What follows belongs to an exercise in optimizing a design on an open flow for small area, a short achievable clock period and few clock cycles; a production flow would make more cautious choices. In this exercise RTL edits were held to simulation tests only and were not proved equivalent to the original.

==> design/flow/design.v <==
`timescale 1ns/10ps
module  CONV(clk,		reset,	busy,	ready,	 iaddr,	idata,	cwr, caddr_wr, cdata_wr, crd, caddr_rd ,cdata_rd ,csel);
input		clk;
input		reset;
output  reg	busy;	
input		ready;	
output  reg [11:0] iaddr;
input  signed [19:0] idata;   
output  reg             cwr;
output  reg [11:0] caddr_wr;
output  reg [19:0] cdata_wr;  
output  reg 	        crd;
output  reg [11:0] caddr_rd;
input	    [19:0] cdata_rd;  
output  reg [2:0]      csel;
parameter k0 = 20'h0A89E,
          k1 = 20'h01004,
          k2 = 20'hFA6D7,
          k3 = 20'h092D5,
          k4 = 20'hF8F71,
          k5 = 20'hFC834,
          k6 = 20'h06D43,
          k7 = 20'hF6E54,
          k8 = 20'hFAC19,
          bias = 20'h01310;
reg signed[19:0] temp ;
reg signed[39:0]sum;
wire signed[39:0]mul ;
assign mul = temp * idata;
reg [4:0] state;
reg [5:0]x,y;
wire [11:0] position ;
assign position = {y,x};
always@(posedge clk)begin
     if(reset)begin
          x <= 0;
          y <= 0;
          sum <= 0;
          state <= 0;
          busy <= 0;
          iaddr <= 0;
          cwr <= 0;
          caddr_wr <= 0;
          cdata_wr <= 0;
          crd <= 0;
          csel <= 0;
     end
     else begin
          case(state)
               0:begin
                    busy <= 1;
                 end
               1:begin
	               sum[35:16] <= bias;	
                    iaddr <= position - 65;
                    temp <= k0;
                 end
               2:begin
                    iaddr <= iaddr + 64;
                    temp <= k1;
                    if(x != 0 && y != 0)
                         sum <= sum + mul ;
                 end
               3:begin
                    iaddr <= iaddr + 64;
                    temp <= k2;
                    if(x != 0 )
                         sum <= sum + mul ;
                 end  
               4:begin
                    iaddr <= iaddr -127;
                    temp <= k3;
                    if(x != 0 && y != 63)
                         sum <= sum + mul;
                 end 
               5:begin
                    iaddr <= iaddr + 64;
                    temp  <= k4;
                    if(y != 0 )
                         sum <= sum + mul;
                 end 
               6:begin
                    iaddr <= iaddr + 64;
                    temp <=  k5;
                    sum <= sum + mul;
                 end   
               7:begin
                    iaddr <= iaddr -127;
                    temp <=  k6;
                    if(y != 63 )
                         sum <= sum + mul;
                 end   
               8:begin
                    iaddr <= iaddr + 64;
                    temp <= k7;
                    if(x != 63 && y != 0 )
                         sum <= sum + mul;
                 end   
               9:begin
                    iaddr <= iaddr + 64;
                    temp <= k8;
                    if(x != 63 )
                         sum <= sum + mul;
                 end     
               10:begin
                    if(x != 63 && y != 63 )
                         sum <= sum + mul;
                 end   
              11:begin    
                    cwr <= 1;
                    caddr_wr <= position;
                    csel <= 1;
                    cdata_wr <= 0;
                    if( sum >= 0)begin
                         if(sum[15] == 1)  
                              cdata_wr <= sum[35:16] +1;
                         else
                              cdata_wr <= sum[35:16] ;
                    end                           
                    end 
             12:begin
                    cwr <= 0;
                    sum <= 0;
                    x <= x+1;
                    if(x==63)
                         y <= y+1;
                    end  
             13 : begin
                    csel <= 1;
                    crd <= 1;
                    caddr_rd <= position;
                    end
            14 : begin
                    caddr_rd <= caddr_rd + 64;
                    cdata_wr <= cdata_rd;
                    end
            15 : begin
                    caddr_rd <= caddr_rd - 63;
                    if(cdata_rd > cdata_wr)
                         cdata_wr <= cdata_rd;
                    end
           16 : begin
                    caddr_rd <= caddr_rd + 64;
                    if(cdata_rd > cdata_wr)
                         cdata_wr <= cdata_rd;
                    end
            17 : begin
                    crd <= 0;
                    if(cdata_rd > cdata_wr)
                         cdata_wr <= cdata_rd;
                    end   
            18 : begin  
                    csel <= 3;
                    cwr <= 1;
                    caddr_wr <= { y[5:1], x[5:1]};
                  end
            19: begin                             
                    cwr <= 0;
                    x <= x + 2;
                    if(x == 62)begin
                         if(y == 62)
                              busy <= 0;
                         else     
                              y <= y + 2;
                    end
                end
     endcase
          state <= state + 1 ; 
          case(state)
               12 : if(position != 4095) state <= 1; 
               19 : state <= 13;    
	     endcase
          end     
     end
endmodule
==> design/flow/run.sh <==
#!/bin/bash
# synth_recipe.tcl (not shown) runs the flow's synth.tcl, then flattens the netlist and writes it again
# the make line also repeats each setting of config.mk as NAME=value (left out here)
make -C /OpenROAD-flow-scripts/flow DESIGN_CONFIG=/design/flow/config.mk WORK_HOME=/design/flow/orfs CLKGATE_MAP_FILE= SYNTH_SCRIPT=/design/flow/synth_recipe.tcl finish
==> design/flow/config.mk <==
export PLATFORM = sky130hd
export DESIGN_NAME = CONV
export DESIGN_NICKNAME = CONV
export VERILOG_FILES = /design/flow/design.v
export SDC_FILE = /design/flow/constraint.sdc
export NUM_CORES = 4
export LEC_CHECK = 0
export CAP_MARGIN = 20
export CORE_MARGIN = 2
export CORE_UTILIZATION = 40
export SLEW_MARGIN = 20
==> design/flow/constraint.sdc <==
create_clock -name core_clock -period 11.0 [get_ports {clk}]
set_input_delay 2.2000 -clock core_clock [delete_from_list [all_inputs] [get_ports {clk}]]
set_output_delay 2.2000 -clock core_clock [all_outputs]
set_load 0.01 [all_outputs]
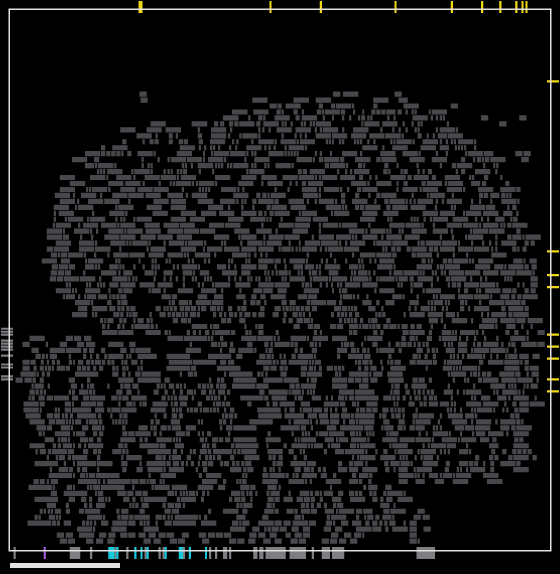
(images/pins.png)
The bar under the picture is 50 um long. Pins as bars across the die edge, other pins in grey.
- purple: clk (pins 1; direction input; edge bottom)
- cyan: caddr_wr (pins 12; direction output; edge bottom)
- yellow: idata (pins 20; direction input; edge 11 top, 9 right)

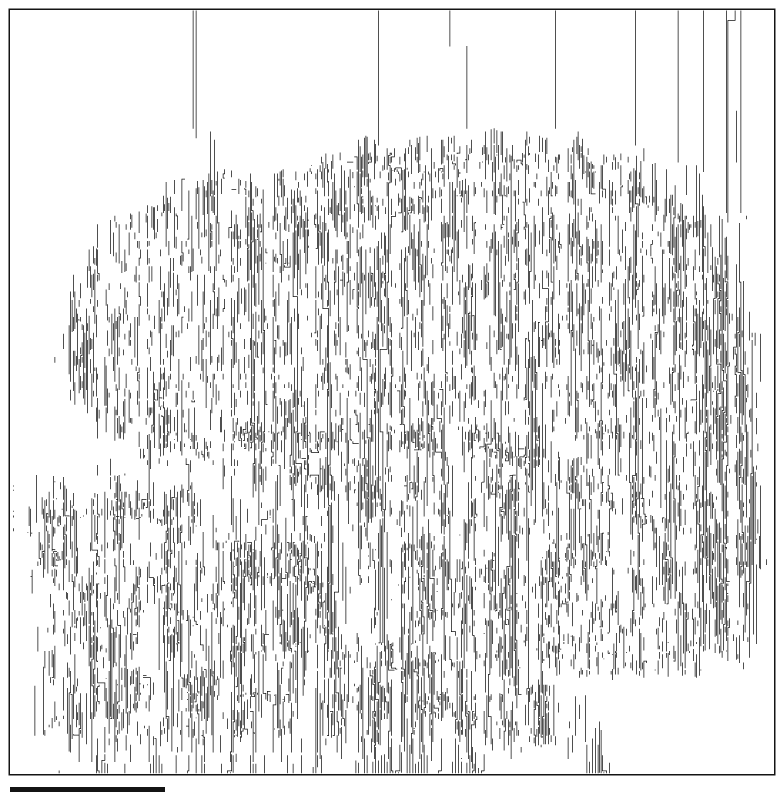
(images/met2.png)
The bar under the picture is 50 um long.
- main direction: vertical
- share of all routed wire: 50%

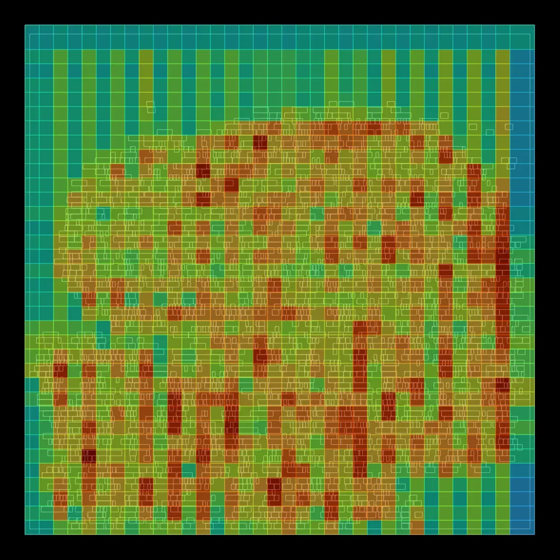
(images/final_congestion.png)
Global Route met1 Usage: 0.268
layer with the highest usage: met2
WL per Instance: 16.6 um

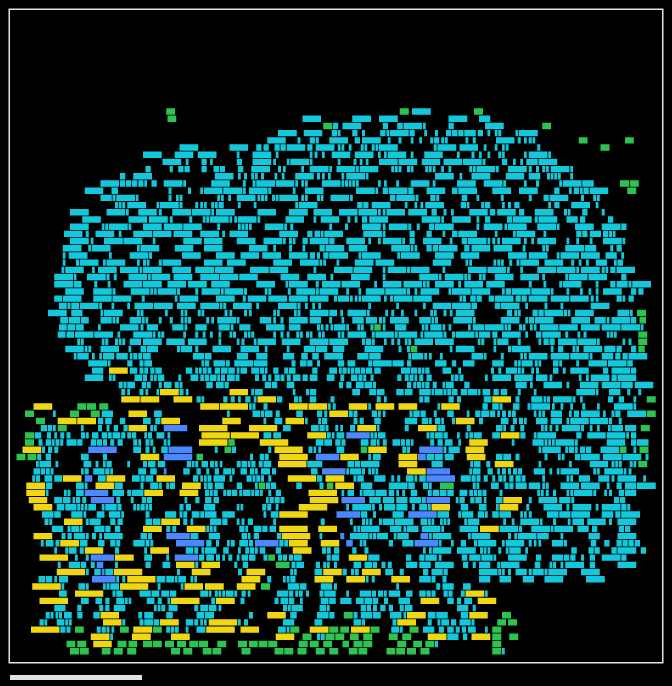
(images/cell_classes.png)
The bar under the picture is 50 um long.
- green: other buffers and delay cells (cells 116)
- blue: clock drivers and dummy loads (cells 31)
- yellow: flip-flops (cells 135)
- cyan: all other logic (cells 2435)

==> summary.md <==
| Metric | Value |
|---|---|
| Die H | 246 um |
| Vias in the first global route | 19000 |
| H-tree depth | 4 |
| Crit path max-delay cell type | clkdlybuf4s50_1 |
| Routed via count | 17900 |
| Area Growth Syn to Fin | 9.49% |
| Synth Register Bits | 135 |
| Initial Utilization | 0.406 |
| Net count after synthesis | 3344 |
| RSZ-0062 raised after global routing | false |
| Worst Path Max Fanout | 17 |
| GRT Total Usage | 0.198 |
| Pre-Repair DR Iteration Count | 5 |
| Final TNS setup | 0 ps |
| Vias per cell | 5.14 |
| Synthesized area | 23500 um2 |
| Post-CTS setup buffers | 0 |
| Rel. slew slack | 0.186 |
| CP arrival | 9890 ps |
| Clk_skew | 10.5 ps |
| Crit-path most repeated cell | fa_1 |
| Post-route DRC violation count | 0 |
| TritonCTS clock tree | done |
| Post-synthesis cell type count | 83 |
| Worst Tran Pin Value | 1220 ps |
| Grt total ovfl | 0 |
| Number of diodes | 0 |
| Top cell type's share of synthesized area | 0.370 |
| Routed wire length | 57800 um |
| Place WS | 844 ps |
| Max-cap violation count | 0 |
| Primary FF master, synth | dfxtp_1 |
| Final net count | 3357 |
| CP peak stage delay | 1010 ps |
| Initial DRC Count | 1027 |
| Critical path data required time | 11300 ps |
| Global-route wire length before repair | 97000 um |
| Die W | 246 um |
| Fraction of layout cells with a size suffix above 1 | 0.0261 |
| Most frequent cells in the layout | inv_1 (633), fa_1 (434), nand2_1 (264), and2_1 (174), ha_1 (174) |
| Dpl cells | 3449 |
| Clk root buf | clkbuf_16 |
| Clock Tree Buf Depth | 2 |
| Final Max Tran Viols | 0 |
| Kind of critical path | in2reg |
| EDFF count, synth | 29 |
| Final setup viols | 0 |
| Share of the yosys chip area belonging to registers | 0.127 |
| Final core utilization | 0.445 |
| Shortest period the worst path allows | 9590 ps |
| Min-Delay Path Class | reg2reg |
| Commonest non-fill, non-tap cell in the layout | inv_1 |
| Top cells by area, synth | fa_1 (37%), inv_1 (10%), ha_1 (9.3%) |
| Top post-synthesis cells by count | inv_1 (633), fa_1 (435), nand2_1 (264), and2_1 (174), ha_1 (174) |
| Cts repair resizes | 0 |
| Antenna-violating nets left | 0 |
| Initial antenna violation count | 0 |
| Hold WS | 454 ps |
| DP HPWL | 46800 um |
| Synth Warn # | 1 |
| Die area | 60700 um2 |
| Largest area contributor in the netlist | fa_1 |
| Reg clk slew, reported paths | 60 ps |
| Number of I/O pins | 105 |
| Worst setup EP type | register |
| Final hold vios | 0 |
| Skew-Pair Late Insertion Delay | 420 ps |
| Count leader, synth | inv_1 |
| Fmax | 104 MHz |
| Fin crit share | 0.872 |
| Post-Layout Cell Count | 3482 |
| CTS Sinks | 135 |
| Post-Syn Instances | 2692 |
| Syn_area_per_cell | 8.74 um2 |
| Port Buf Inserts | 102 |
| Largest net degree at the start of global routing | 58 |
| Num rows | 88 |
| Crit path launch type | primary input |
| CTS Buf Count | 17 |
| Status | timing/DRC/antenna clean |
| Routability cong. | 0.919 |
| Core footprint | 57900 um2 |
| Ys async rst share | 0 |
| Hold bufs inserted after CTS | 0 |
| Critical-path cell list | clkdlybuf4s50_1 > nand2_1 > fa_1 > inv_1 > fa_1 > inv_1 > fa_1 > inv_1 > fa_1 > fa_1 > fa_1 > inv_1 > fa_1 > inv_1 > ha_1 > nand3_1 > nor4_1 > a211oi_1 > a211oi_1 > xnor2_1 > o21ai_0 |
| Final WS setup | 1410 ps |
Testbench counts, summed over its fixed seeds: cycles 901,136.
## kinds of logic (layout without fill, tap and decap cells)
kind of cell | count (synthesis) | after routing | synth area share
DFF | 135 | 135 | 0.127
AOI/OAI and AO/OA | 353 | 353 | 0.0965
buffers and inverters | 758 | 783 | 0.124
xor gates and xnor gates | 99 | 99 | 0.0369
and+or+nand+nor | 733 | 733 | 0.151
other | 1 | 1 | 0.000159
adders and majority gates | 609 | 609 | 0.463
muxes | 4 | 4 | 0.00170
## layout make-up
class	count	area, um2
multi-input combinational	1799	17600
clock buffer	20	458
inverter	636	2390
sequential	135	2990
tap	765	957
timing repair buffer	116	1140
clock inverter	11	196
fill	5713	32200
## path summary, 6_finish.rpt
| kind | startpoint | cells after the start | endpoint | slack (ps) |
|---|---|---|---|---|
| min | caddr_wr[8]$_SDFFE_PP0P_ | 2 | caddr_wr[8]$_SDFFE_PP0P_ | 450 |
| max reg2reg | temp[18]$_DFFE_PP_ | 21 | sum[39]$_SDFFE_PP0P_ | 3230 |
| max | idata[5] | 21 | sum[36]$_SDFFE_PP0P_ | 1410 |
| min reg2reg | caddr_wr[8]$_SDFFE_PP0P_ | 2 | caddr_wr[8]$_SDFFE_PP0P_ | 450 |
## sequential cells by signal, indices dropped and copies added (netlist names)
| signal | count |
|---|---|
| csel | 2 |
| y | 6 |
| caddr_wr | 12 |
| sum | 40 |
| state | 5 |
| cdata_wr | 20 |
| caddr_rd | 12 |
| busy | 1 |
| crd | 1 |
| iaddr | 12 |
| x | 6 |
| cwr | 1 |
| temp | 17 |
## metrics by stage
step | instance area (um2)
2_1_floorplan | 23500
3_3_place_gp | 25100
3_5_place_dp | 25100
4_1_cts | 25700
5_1_grt | 25700
6_report | 25700
## routing by layer
layer,global-route usage,share of wire
met5,0,0
met4,0.0420,0.015
met3,0.0193,0.042
met2,0.345,0.50
met1,0.268,0.44
## critical path, delay by kind of cell
family | cells | cell delay (ps)
adder cells (fa/ha/maj) | 8 | 4400
buffers and inverters | 6 | 1490
AND/OR/NAND/NOR | 3 | 960
AO/OA/AOI/OAI | 3 | 650
XOR/XNOR | 1 | 160

## static timing again, ports no longer ideal
How much do the figures lean on ideal ports? The routed layout below was timed once more, with nothing changed but the port constraints. Step 1 sets driving cells, clkbuf_16 on the clock port and buf_2 on the other inputs (assumed; they add their load-dependent delay and slew). Step 2 adds t to the input delays and takes it off the output delays; t is the mean of the earliest and latest rising clock arrival at the registers after step 1. Input paths then give back, and output paths get back, about the clock's delay inside the block. Three values: ideal ports, drivers, drivers and shift; two values: the first two.
t (ns): 0.459
slack for setup (ns): 1.410 / 1.425 / 0.967
hold slack, ns: 0.454 / 0.454 / 0.454
worst slew at a driven data input, ns: 0.07
cell pins on the clock port's net: 1
After both steps this run still meets setup and hold. The setup slack of this run moves by +0.015 ns with the drivers and by -0.443 ns with both steps.
